What follows belongs to an exercise in optimizing a design on an open flow for small area and a short achievable clock period; a production flow would make more cautious choices.
At most, simulation tests tie the RTL to the original design; equivalence was not proved.
Some runs may be left out. An edit can pass the tests and still lose a function that they never use.
The RTL of runs 2 and 3 was laid out without a check of its function.
No activity file was given, so power comes from the tool's default toggle rates.

`design/flow/config.mk`:
```
export PLATFORM = sky130hd
export DESIGN_NAME = alu_seq
export DESIGN_NICKNAME = alu_seq
export VERILOG_FILES = /design/flow/design.v
export SDC_FILE = /design/flow/constraint.sdc
export NUM_CORES = 4
export LEC_CHECK = 0
export CAP_MARGIN = 20
export CORE_MARGIN = 2
export CORE_UTILIZATION = 40
export SLEW_MARGIN = 20
```
`design/flow/constraint.sdc`:
```
create_clock -name core_clock -period 17.0 [get_ports {clk}]
set_input_delay 3.4000 -clock core_clock [delete_from_list [all_inputs] [get_ports {clk}]]
set_output_delay 3.4000 -clock core_clock [all_outputs]
set_load 0.01 [all_outputs]
```
`design/flow/design.v`:
```
module alu_seq (
    operand1,
    operand2,
    clk,
    rst,
    opcode,
    out
);
  localparam logic [1:0] ADD = 2'd0;
  localparam logic [1:0] SUB = 2'd1;
  localparam logic [1:0] MULT = 2'd2;
  localparam logic [1:0] DIV = 2'd3;
  input logic signed [7:0] operand1, operand2;
  input logic clk, rst;
  input logic [1:0] opcode;
  output logic signed [8:0] out;
  always @(posedge clk) begin
    if (rst) out <= 0;
    else
      case (opcode)
        ADD: out <= operand1 + operand2;
        SUB: out <= operand1 - operand2;
        MULT: out <= operand1 * operand2;
        DIV: out <= (operand2 == 0) ? 9'sd0 : operand1 / operand2;
        default: out <= 0;
      endcase
  end
endmodule
```
`design/flow/run.sh`:
```
#!/bin/bash
# synth_recipe.tcl (not shown) runs the flow's synth.tcl, then flattens the netlist and writes it again
# the make line also repeats each setting of config.mk as NAME=value (left out here)
make -C /OpenROAD-flow-scripts/flow DESIGN_CONFIG=/design/flow/config.mk WORK_HOME=/design/flow/orfs CLKGATE_MAP_FILE= SYNTH_SCRIPT=/design/flow/synth_recipe.tcl finish
```
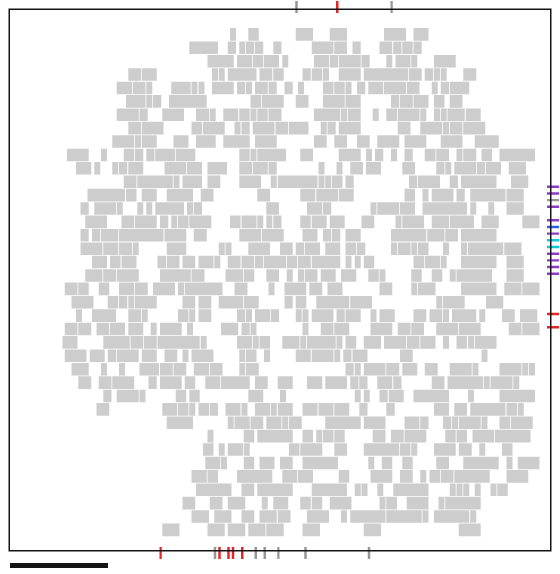
*Pin map, run 1*
The bar under the picture is 20 µm long. Pins as bars across the die edge, other pins in gray.
[purple] out | pins: 9 | direction: output | edge: right
[blue] clk | pins: 1 | direction: input | edge: right
[cyan] opcode | pins: 2 | direction: input | edge: right
[red] operand1 | pins: 8 | direction: input | edge: 5 bottom, 2 right, 1 top
all pins by edge: 15 right, 11 bottom, 3 top

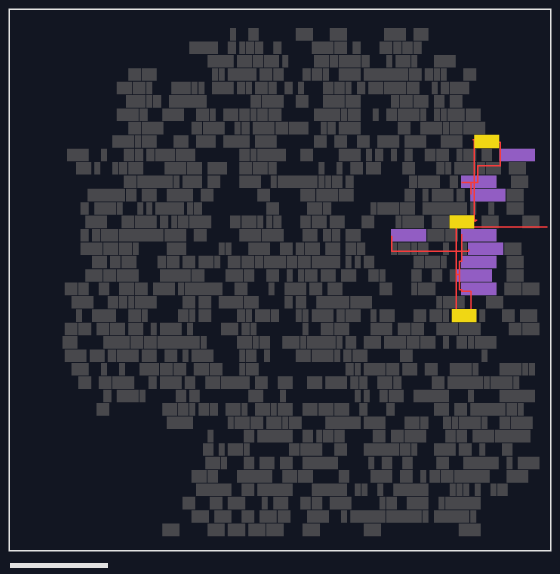
*Clock network drawn from the DEF, run 1*
The bar under the picture is 20 µm long.
[yellow] clock-net drivers | count: 3
[red] clock wires | length: 121 µm
[purple] flip-flops | count: 9
flops lie: right middle

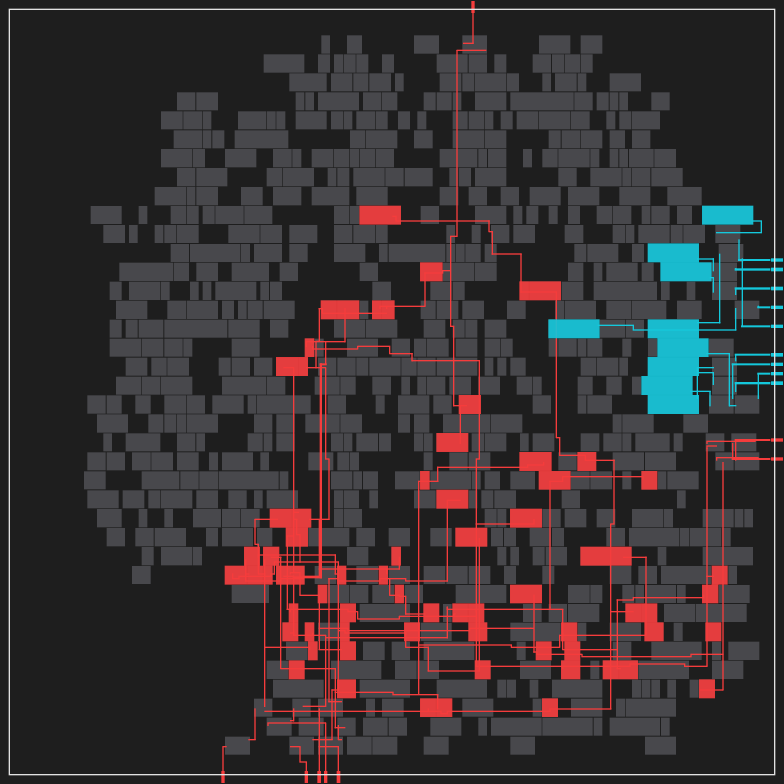
*Wires at chosen ports, followed through buffers, run 1*
[red] operand1 | bits: 8 | direction: input | edge: 5 bottom, 2 right, 1 top | end cells: 69 | buffers: 13 | wire: 1310 µm
[cyan] out | bits: 9 | direction: output | edge: right | end cells: 9 | buffers: 9 | wire: 140 µm

==> key figures, run 1 <==
Power
  • VDD IR max: 0.0679 mV
  • Tot Pwr: 0.000576 W
  • Sequential power: 0.0000289 W

Placed design
  • Cell Area, Placed: 5150 µm²

Floorplanning
  • Initial Util: 0.410
  • Tap cells: 140
  • Chip Height: 110 µm

Detailed routing
  • Vias per cell: 5.49

Logic synthesis
  • Synthesized instance count: 578
  • Avg Cell Area, Syn: 7.73 µm²
  • Post-Synth XOR/XNOR Area: 0.125
  • Post-synthesis async set-or-reset flop share: 0

CTS
  • Worst-path clk slew: 50 ps
  • CTS tree: done

STA
  • Fmax: 0.0607 GHz

Layout
  • #MultiIn Comb: 496
  • Final cell utilization of the core: 0.512
  • Max reg flops: 9
  • Post-Layout Inst Area: 5580 µm²

Critical path
  • Setup CP Type: input pin to flip-flop
  • CP max-delay cell: or3_2
  • CP Max Fanout: 12
  • Largest delay share family, worst path: compound AO/OA/AOI/OAI gates

Outcome
  • Outcome: complete, no violations

Min path
  • Hold WC Path Type: input pin to flip-flop
==> run 2: changes to the inputs <==
==> design/flow/design.v (replaced) <==
module alu_seq (
    operand1,
    operand2,
    clk,
    rst,
    opcode,
    out
);
  input logic signed [7:0] operand1, operand2;
  input logic clk, rst;
  input logic [1:0] opcode;
  output logic signed [8:0] out;
  logic [8:0] a9, b9, addsub;
  assign a9 = {operand1[7], operand1};
  assign b9 = {operand2[7], operand2};
  assign addsub = a9 + (opcode[0] ? ~b9 : b9) + {8'd0, opcode[0]};
  logic [8:0] prod;
  assign prod = a9 * b9;
  logic sb;
  logic [7:0] ua, nb;
  assign sb = operand2[7];
  assign ua = operand1[7] ? -operand1 : operand1;
  assign nb = sb ? operand2 : ~operand2;
  logic [7:0] rem[0:8];
  logic [7:0] q;
  assign rem[8] = ua;
  genvar i;
  generate
    for (i = 7; i >= 0; i--) begin : g_row
      localparam int W = 8 - i;
      logic [W:0] sum;
      logic fits;
      if (W == 8) begin : g_full
        assign fits = 1'b1;
      end else begin : g_part
        assign fits = sb ? (&operand2[7:W] & |operand2[W-1:0]) : ~|operand2[7:W];
      end
      assign sum = {1'b0, rem[i+1][7:i]} + {1'b0, nb[W-1:0]} + {{W{1'b0}}, ~sb};
      assign q[i] = fits & sum[W];
      if (i == 0) begin : g_last
        assign rem[i] = rem[i+1];
      end else begin : g_mid
        assign rem[i][7:i] = q[i] ? sum[W-1:0] : rem[i+1][7:i];
        assign rem[i][i-1:0] = rem[i+1][i-1:0];
      end
    end
  endgenerate
  logic [8:0] quo;
  assign quo = (operand1[7] ^ operand2[7]) ? -{1'b0, q} : {1'b0, q};
  logic clear;
  assign clear = rst | (opcode == 2'd3 && operand2 == 8'd0);
  always @(posedge clk) begin
    if (clear) out <= 9'd0;
    else
      case (opcode)
        2'd0, 2'd1: out <= addsub;
        2'd2: out <= prod;
        default: out <= quo;
      endcase
  end
endmodule
==> design/flow/flow/run.sh (new file) <==
#!/bin/bash
bash standard.sh ADDER_MAP_FILE= ABC_AREA=1 "BUFFER_PORTS_ARGS=-buffer_cell sky130_fd_sc_hd__buf_4" finish > standard.log 2>&1
==> design/flow/standard.sh (new file) <==
#!/bin/bash
# synth_recipe.tcl (not shown) runs the flow's synth.tcl, then flattens the netlist and writes it again
# the make line also repeats each setting of config.mk as NAME=value (left out here)
make -C /OpenROAD-flow-scripts/flow DESIGN_CONFIG=/design/flow/config.mk WORK_HOME=/design/flow/orfs CLKGATE_MAP_FILE= SYNTH_SCRIPT=/design/flow/synth_recipe.tcl "${@:-finish}"
removed: design/flow/run.sh
==> run 2 against run 1 <==
Effect of this change:
- still clean on timing, DRC and antenna
- combinational power is 49% lower
- sequential share of layout area up 0.54 points
- fmax is 65% higher
- worst hold slack worse by 340 ps
- routed wire length rose by 7.6%
- sequential power fell by 11%
==> key figures, run 2 <==
Power
  • Pleak: 2.75 nW
  • Top Consumer: combinational logic
  • Sw Ratio: 0.585
  • Clock network power share: 0.077
  • Sequential power: 0.0000257 W
  • VDD IR max: 0.0301 mV
  • Tot Pwr: 0.000315 W
  • Reg power frac: 0.081

Logic synthesis
  • Flop and latch count out of synthesis: 9
  • Compound-gate portion of the synthesized area: 0.112
  • Yosys cell types: 47
  • Post-Synth XOR/XNOR Area: 0.0996
  • Synthesized-area fraction occupied by adder cells: 0
  • Synthesized instance count: 884
  • Avg Cell Area, Syn: 5.06 µm²
  • Post-synthesis async set-or-reset flop share: 0

STA
  • Least-Margin Pin Slew: 1000 ps
  • Max Slew Vio Count: 0
  • Final worst-path setup slack: 7020 ps
  • Final Hold Viols: 0
  • Fmax: 0.100 GHz

Layout
  • Count of non-CTS inverters in the layout: 114
  • Final cell utilization of the core: 0.439
  • Sequential share of cell area: 0.0377
  • Max reg flops: 9
  • Clock buffer count: 4
  • #MultiIn Comb: 738
  • Commonest non-fill, non-tap cell in the layout: nand2_1
  • Multi-input logic portion of the cell area: 0.781
  • Post-Layout Inst Area: 4780 µm²
  • Fillers: 1253

GRT
  • Met1 Use GR: 0.314

Min path
  • Hold WC Path Type: input pin to flip-flop
  • Worst Hold Depth: 4

Floorplanning
  • Chip Height: 110 µm
  • Tap cells: 140
  • Initial Util: 0.411
  • Top Ports: 29

Critical path
  • Largest delay share family, worst path: simple AND/OR/NAND/NOR gates
  • CP Max Fanout: 15
  • CP max-delay cell: xor2_2
  • Worst path arrival time: 10050 ps
  • Worst setup path startpoint: operand2[7]
  • Setup CP Type: input pin to flip-flop

CTS
  • CTS tree: done
  • Worst-path clk slew: 40 ps
  • Clk sinks: 9

Placed design
  • Placer Congestion: 0.942
  • Cell Area, Placed: 4730 µm²
  • Hpwl dp: 11400 µm

Detailed routing
  • Vias per cell: 5.16
  • DR pass1 iterations: 5
  • Routed length on met3: 662 µm

Outcome
  • Outcome: complete, no violations
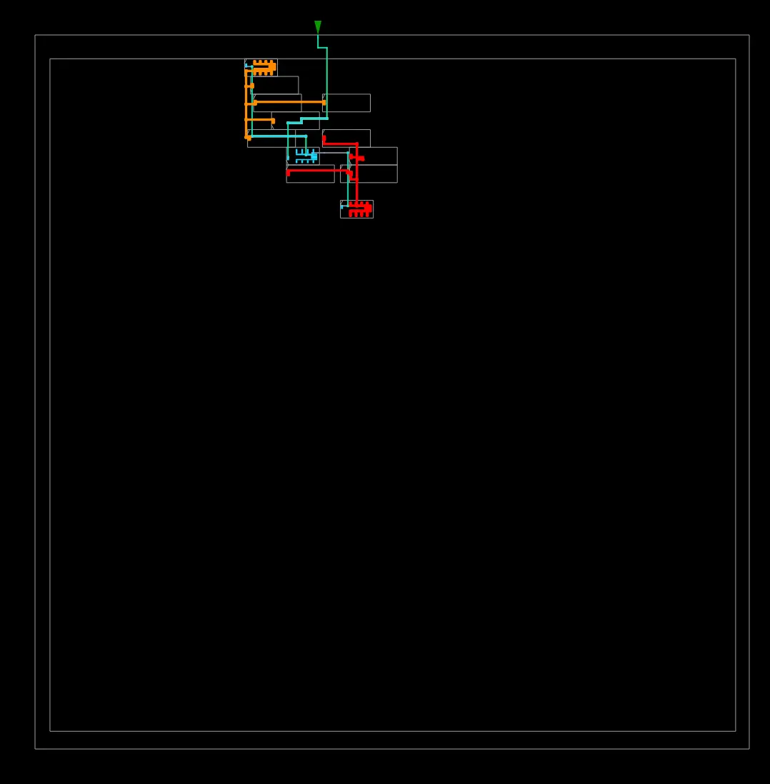
*The clock tree on the layout, run 2*
CTS Buf Count: 3
flip-flop and latch count: 9
clk root buf: clkbuf_8

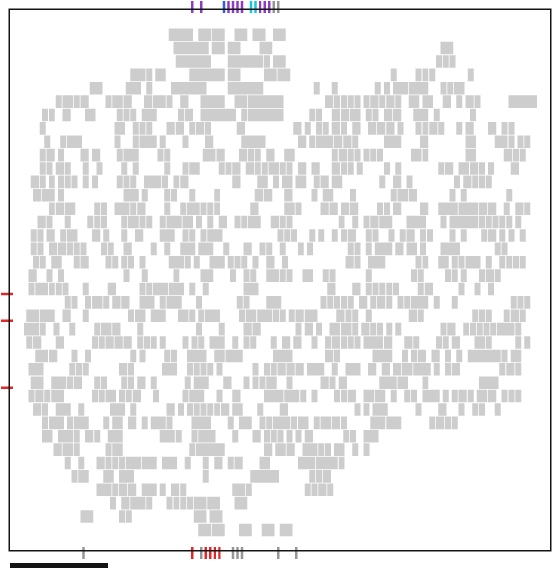
*Pin map, run 2*
The bar under the picture is 20 µm long. Pins as bars across the die edge, other pins in gray.
[purple] out | pins: 9 | direction: output | edge: top
[blue] clk | pins: 1 | direction: input | edge: top
[red] operand1 | pins: 8 | direction: input | edge: 5 bottom, 3 left
[cyan] opcode | pins: 2 | direction: input | edge: top
all pins by edge: 14 top, 12 bottom, 3 left

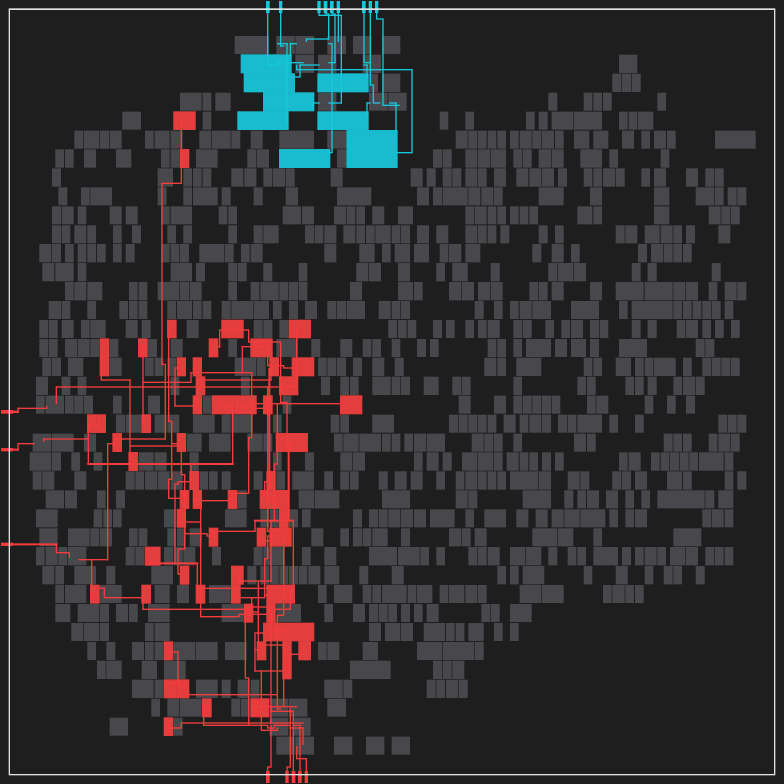
*Wires at chosen ports, followed through buffers, run 2*
[red] operand1 | bits: 8 | direction: input | edge: 5 bottom, 3 left | end cells: 63 | buffers: 8 | wire: 890 µm
[cyan] out | bits: 9 | direction: output | edge: top | end cells: 9 | buffers: 9 | wire: 177 µm

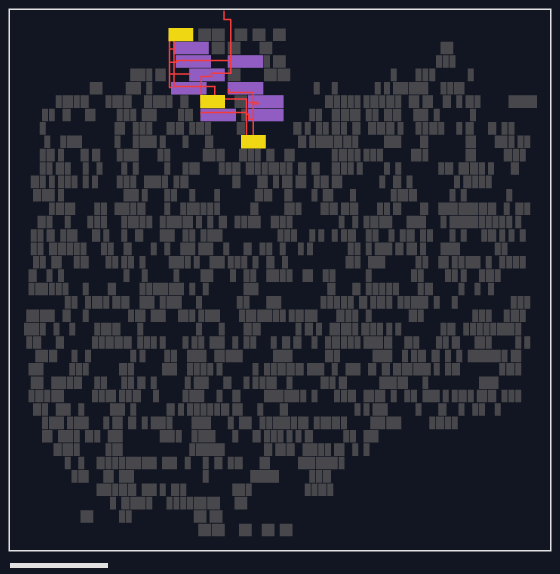
*Clock network drawn from the DEF, run 2*
The bar under the picture is 20 µm long.
[red] clock wires | length: 129 µm
[purple] flip-flops | count: 9
[yellow] clock-net drivers | count: 3
routed clock nets: 4

==> run 3: changes to the inputs <==
==> design/flow/flow/run.sh (replaced) <==
#!/bin/bash
bash standard.sh ADDER_MAP_FILE= ABC_AREA=0 "BUFFER_PORTS_ARGS=-buffer_cell sky130_fd_sc_hd__buf_4" finish > standard.log 2>&1
==> run 3 against run 2 <==
Effect of this change:
- critical endpoint is now out[5]
- global-route usage increased by 0.16 points
- still clean on timing, DRC and antenna
- via count rose by 16%
- largest power group unchanged
- total power rose by 10%
- core utilization shrank 0.79 points
- first-iteration DRC count rose by 100%
- critical path type unchanged
- clock-buffer cell count did not move
- worst hold slack worse by 150 ps
- synthesized cell count decreased by 7.0%
==> key figures, run 3 <==
CTS
  • CTS Buf Count: 3
  • Worst-path clk slew: 40 ps
  • CTS tree: done

Critical path
  • Largest delay share family, worst path: compound AO/OA/AOI/OAI gates
  • CP Max Fanout: 46
  • Worst path arrival time: 11040 ps
  • Setup CP Type: input pin to flip-flop

Layout
  • Count of non-CTS inverters in the layout: 10
  • Max reg flops: 9
  • Post-Layout Inst Area: 5680 µm²
  • Commonest non-fill, non-tap cell in the layout: nand2_1
  • Multi-input logic portion of the cell area: 0.863
  • Final cell utilization of the core: 0.431
  • Flip-flop and latch count: 9

Logic synthesis
  • Compound-gate portion of the synthesized area: 0.389

Floorplanning
  • Initial Util: 0.408

Placed design
  • Cell Area, Placed: 5600 µm²
  • Hpwl dp: 12900 µm

Min path
  • Worst Hold Depth: 2

Detailed routing
  • Routed length on met3: 1030 µm
  • Vias per cell: 6.32

Power
  • Tot Pwr: 0.000347 W
  • Reg power frac: 0.075
  • VDD IR max: 0.0251 mV
  • Clock network power share: 0.119

Outcome
  • Outcome: complete, no violations

STA
  • Max Slew Vio Count: 0
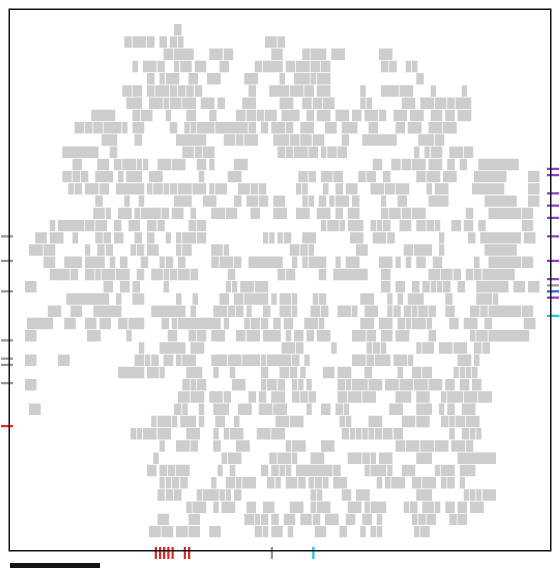
*Pin map, run 3*
The bar under the picture is 20 µm long. Pins as bars across the die edge, other pins in gray.
[purple] out | pins: 9 | direction: output | edge: right
[cyan] opcode | pins: 2 | direction: input | edge: 1 bottom, 1 right
[blue] clk | pins: 1 | direction: input | edge: right
[red] operand1 | pins: 8 | direction: input | edge: 7 bottom, 1 left
all pins by edge: 12 right, 9 bottom, 8 left

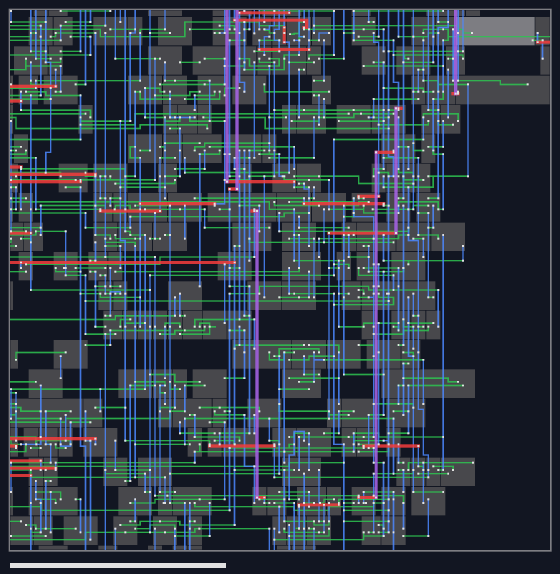
*Layout detail, run 3*
The bar under the picture is 20 µm long. Region (65, 5) to (115, 55) µm. Cells in gray, sequential cells in the stronger gray; small squares are vias.
[green] M1
[purple] M4
[red] M3
[blue] M2
cells with their middle in the window: 185
sequential cells in the window: 1
netlist names of flops here include: out (1)
most frequent: nand2_1 (37), xnor2_1 (25), xor2_1 (20)

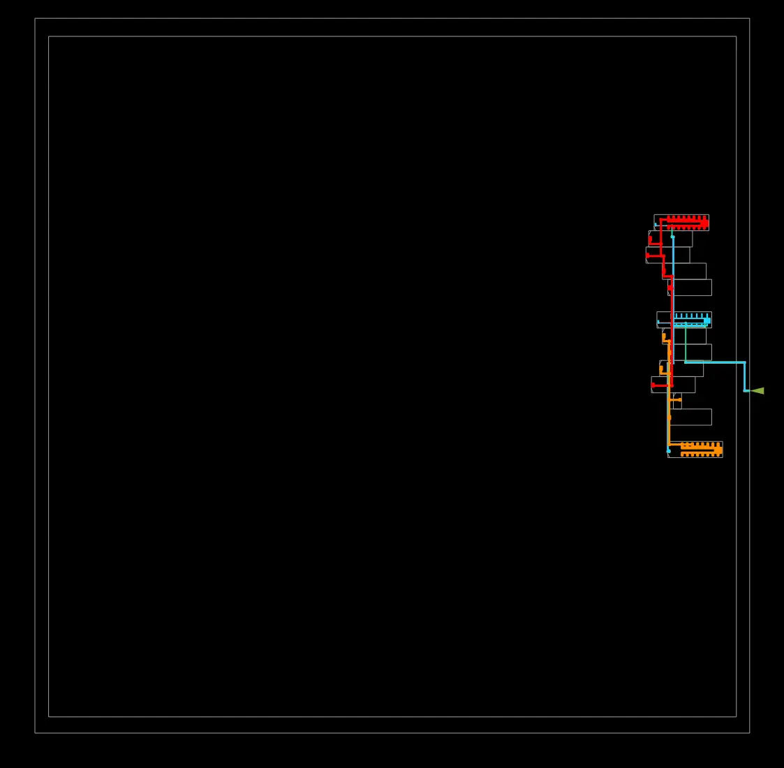
*The clock tree on the layout, run 3*
H-tree depth: 1
clk root buf: clkbuf_16
clk sinks: 9

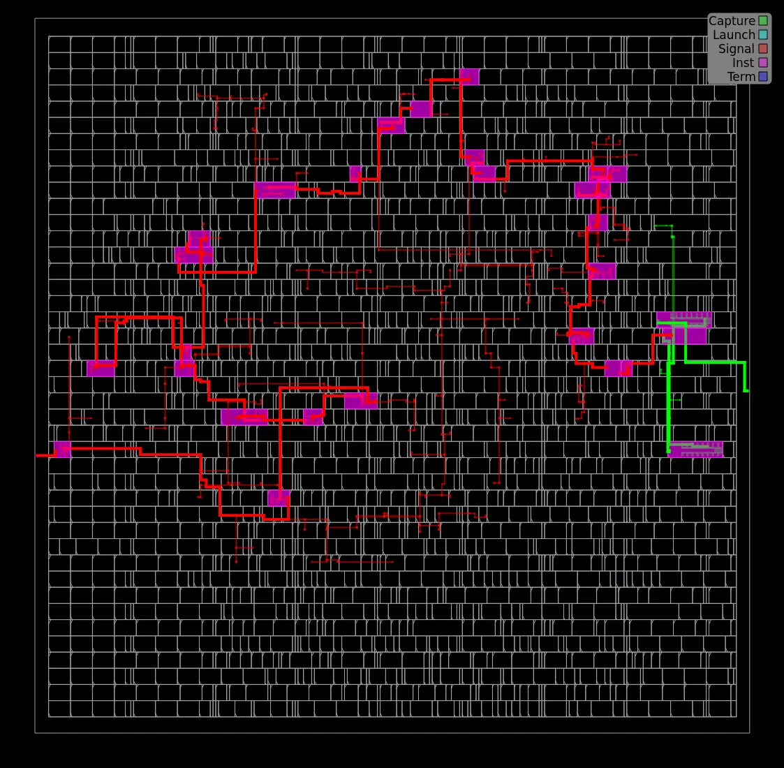
*The worst timing path, run 3*
final setup TNS: 0 ps
Tmin final: 10870 ps

==> run 4: changes to the inputs <==
--- a/design/flow/design.v
+++ b/design/flow/design.v
@@ -16,11 +16,9 @@
   assign addsub = a9 + (opcode[0] ? ~b9 : b9) + {8'd0, opcode[0]};
   logic [8:0] prod;
   assign prod = a9 * b9;
-  logic sb;
-  logic [7:0] ua, nb;
-  assign sb = operand2[7];
+  logic [7:0] ua, ub;
   assign ua = operand1[7] ? -operand1 : operand1;
-  assign nb = sb ? operand2 : ~operand2;
+  assign ub = operand2[7] ? -operand2 : operand2;
   logic [7:0] rem[0:8];
   logic [7:0] q;
   assign rem[8] = ua;
@@ -28,19 +26,19 @@
   generate
     for (i = 7; i >= 0; i--) begin : g_row
       localparam int W = 8 - i;
-      logic [W:0] sum;
+      logic [W:0] diff;
       logic fits;
       if (W == 8) begin : g_full
         assign fits = 1'b1;
       end else begin : g_part
-        assign fits = sb ? (&operand2[7:W] & |operand2[W-1:0]) : ~|operand2[7:W];
+        assign fits = ~|ub[7:W];
       end
-      assign sum = {1'b0, rem[i+1][7:i]} + {1'b0, nb[W-1:0]} + {{W{1'b0}}, ~sb};
-      assign q[i] = fits & sum[W];
+      assign diff = {1'b0, rem[i+1][7:i]} - {1'b0, ub[W-1:0]};
+      assign q[i] = fits & ~diff[W];
       if (i == 0) begin : g_last
         assign rem[i] = rem[i+1];
       end else begin : g_mid
-        assign rem[i][7:i] = q[i] ? sum[W-1:0] : rem[i+1][7:i];
+        assign rem[i][7:i] = q[i] ? diff[W-1:0] : rem[i+1][7:i];
         assign rem[i][i-1:0] = rem[i+1][i-1:0];
       end
     end
==> design/flow/flow/run.sh (replaced) <==
#!/bin/bash
set -o pipefail
bash standard.sh ADDER_MAP_FILE= ABC_AREA=1 finish > standard.log 2>&1
==> run 4 against run 3 <==
Effect of this change:
- still clean
- worst hold slack better by 660 ps
- total power down 16%
- combinational power down 14%
- sequential cell count unchanged
- global-route usage down 0.86 points
- clock-buffer cell count unchanged
- critical path type unchanged
- critical endpoint unchanged
==> key figures, run 4 <==
Placed design
  • Hpwl dp: 10600 µm

Power
  • VDD IR max: 0.0350 mV
  • Pleak: 2.55 nW
  • Top Consumer: combinational logic
  • Reg power frac: 0.088
  • Clock network power share: 0.086

STA
  • Fmax: 0.0931 GHz
  • Least-Margin Pin Slew: 688 ps
  • Final Hold Viols: 0
  • Max Slew Vio Count: 0

Layout
  • Flip-flop and latch count: 9
  • Commonest non-fill, non-tap cell in the layout: nand2_1
  • Multi-input logic portion of the cell area: 0.768
  • #MultiIn Comb: 695
  • Post-Layout Inst Area: 4560 µm²
  • Count of non-CTS inverters in the layout: 98

Logic synthesis
  • Post-Synth XOR/XNOR Area: 0.0861
  • Synthesized-area fraction occupied by adder cells: 0

Critical path
  • Largest delay share family, worst path: simple AND/OR/NAND/NOR gates
  • Setup CP Type: input pin to flip-flop
  • Worst setup path startpoint: operand2[7]
  • Worst path arrival time: 10820 ps

Detailed routing
  • Vias per cell: 5.20
  • DR pass1 iterations: 5

CTS
  • H-tree depth: 1
  • Worst-path clk slew: 50 ps

Floorplanning
  • Top Ports: 29
  • Tap cells: 136
  • Chip Height: 106 µm

Outcome
  • Outcome: complete, no violations
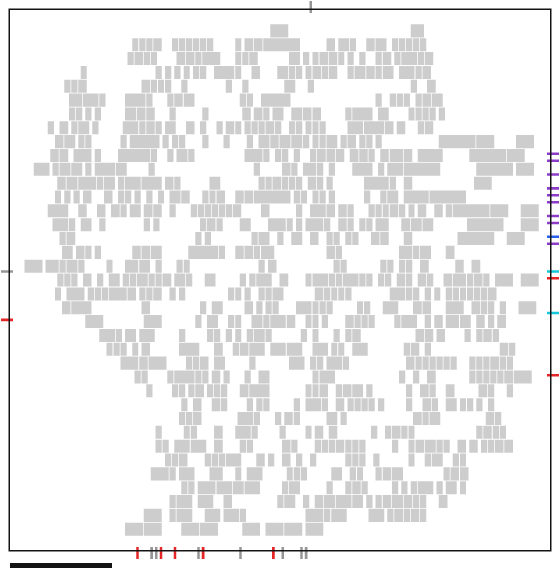
*Pin map, run 4*
The bar under the picture is 20 µm long. Pins as bars across the die edge, other pins in gray.
[purple] out | pins: 9 | direction: output | edge: right
[blue] clk | pins: 1 | direction: input | edge: right
[cyan] opcode | pins: 2 | direction: input | edge: right
[red] operand1 | pins: 8 | direction: input | edge: 5 bottom, 2 right, 1 left

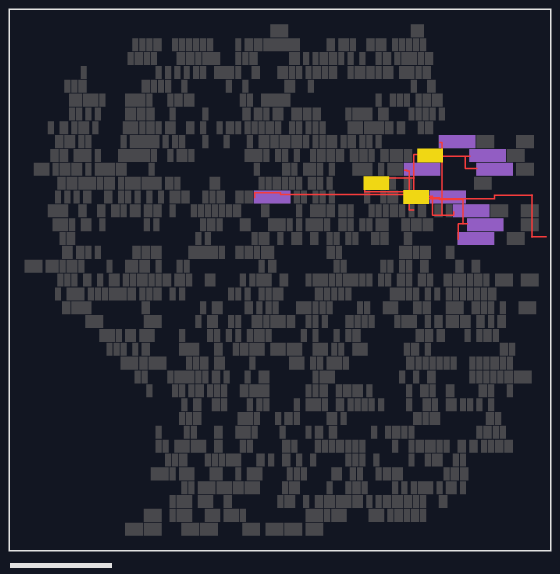
*Clock network drawn from the DEF, run 4*
The bar under the picture is 20 µm long.
[yellow] clock-net drivers | count: 3
[purple] flip-flops | count: 9
[red] clock wires | length: 168 µm
routed clock nets: 4

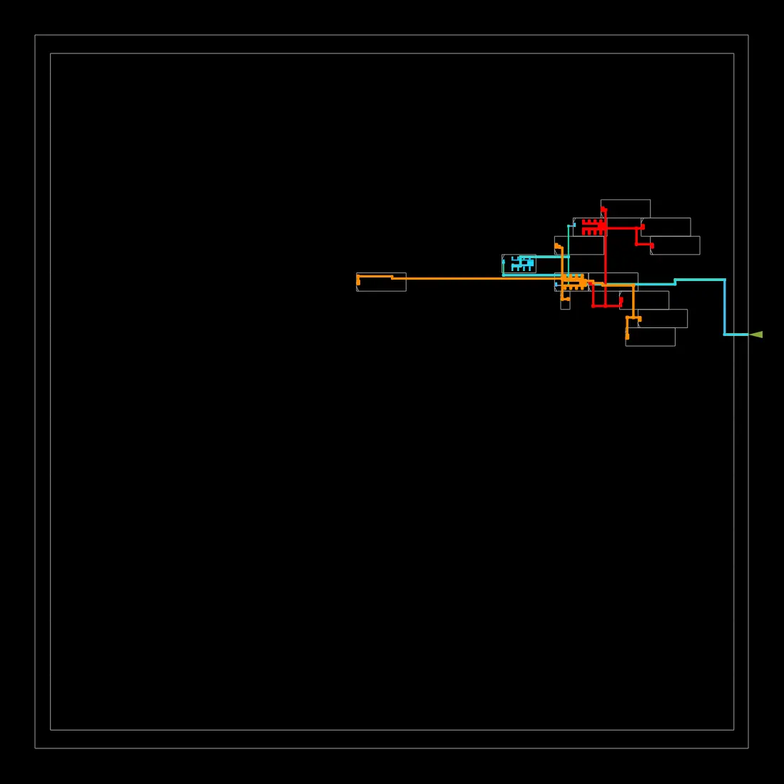
*The clock tree on the layout, run 4*
clk root buf: clkbuf_8

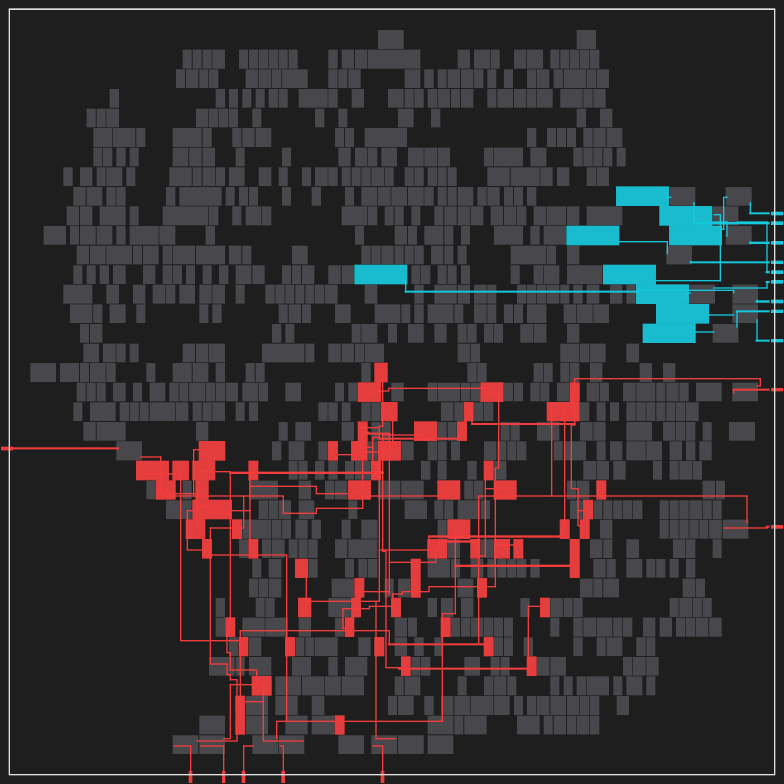
*Wires at chosen ports, followed through buffers, run 4*
[cyan] out | bits: 9 | direction: output | edge: right | end cells: 9 | buffers: 9 | wire: 159 µm
[red] operand1 | bits: 8 | direction: input | edge: 5 bottom, 2 right, 1 left | end cells: 70 | buffers: 8 | wire: 1020 µm

## what the ideal ports hide
No port has a modelled driver above. Below, the same layouts with a new extraction and two added sets of constraints.
Step 1 (the two cells are an assumption about what drives the block):
set clk [get_ports {clk}]
set_driving_cell -lib_cell sky130_fd_sc_hd__clkbuf_16 $clk
set_driving_cell -lib_cell sky130_fd_sc_hd__buf_2 [delete_from_list [all_inputs] $clk]
Step 2, shift: input delay + t, output delay - t, t = (earliest + latest rising clock arrival at the registers) / 2. This alone moves slack from input paths to output paths.
a / b / c = ideal ports / drivers / drivers and shift; a / b = the first two.
run	t (ns)	setup slack, ns	hold WS [ns]	worst setup path after step 2	latest minus earliest clock arrival (ns)
run 1	0.255	0.533 / 0.530 / 0.276	3.931 / 3.940 / 4.149	input to register	0.006 / 0.007
run 2	0.248	7.020 / 7.017 / 6.769	3.586 / 3.602 / 3.808	input to register	0.002 / 0.002
run 3	0.260	6.127 / 6.129 / 5.870	3.437 / 3.438 / 3.697	input to register	0.001 / 0.001
run 4	0.254	6.262 / 6.265 / 6.011	4.097 / 4.097 / 4.147	input to register	0.009 / 0.010
After both steps every run listed still meets setup and hold.
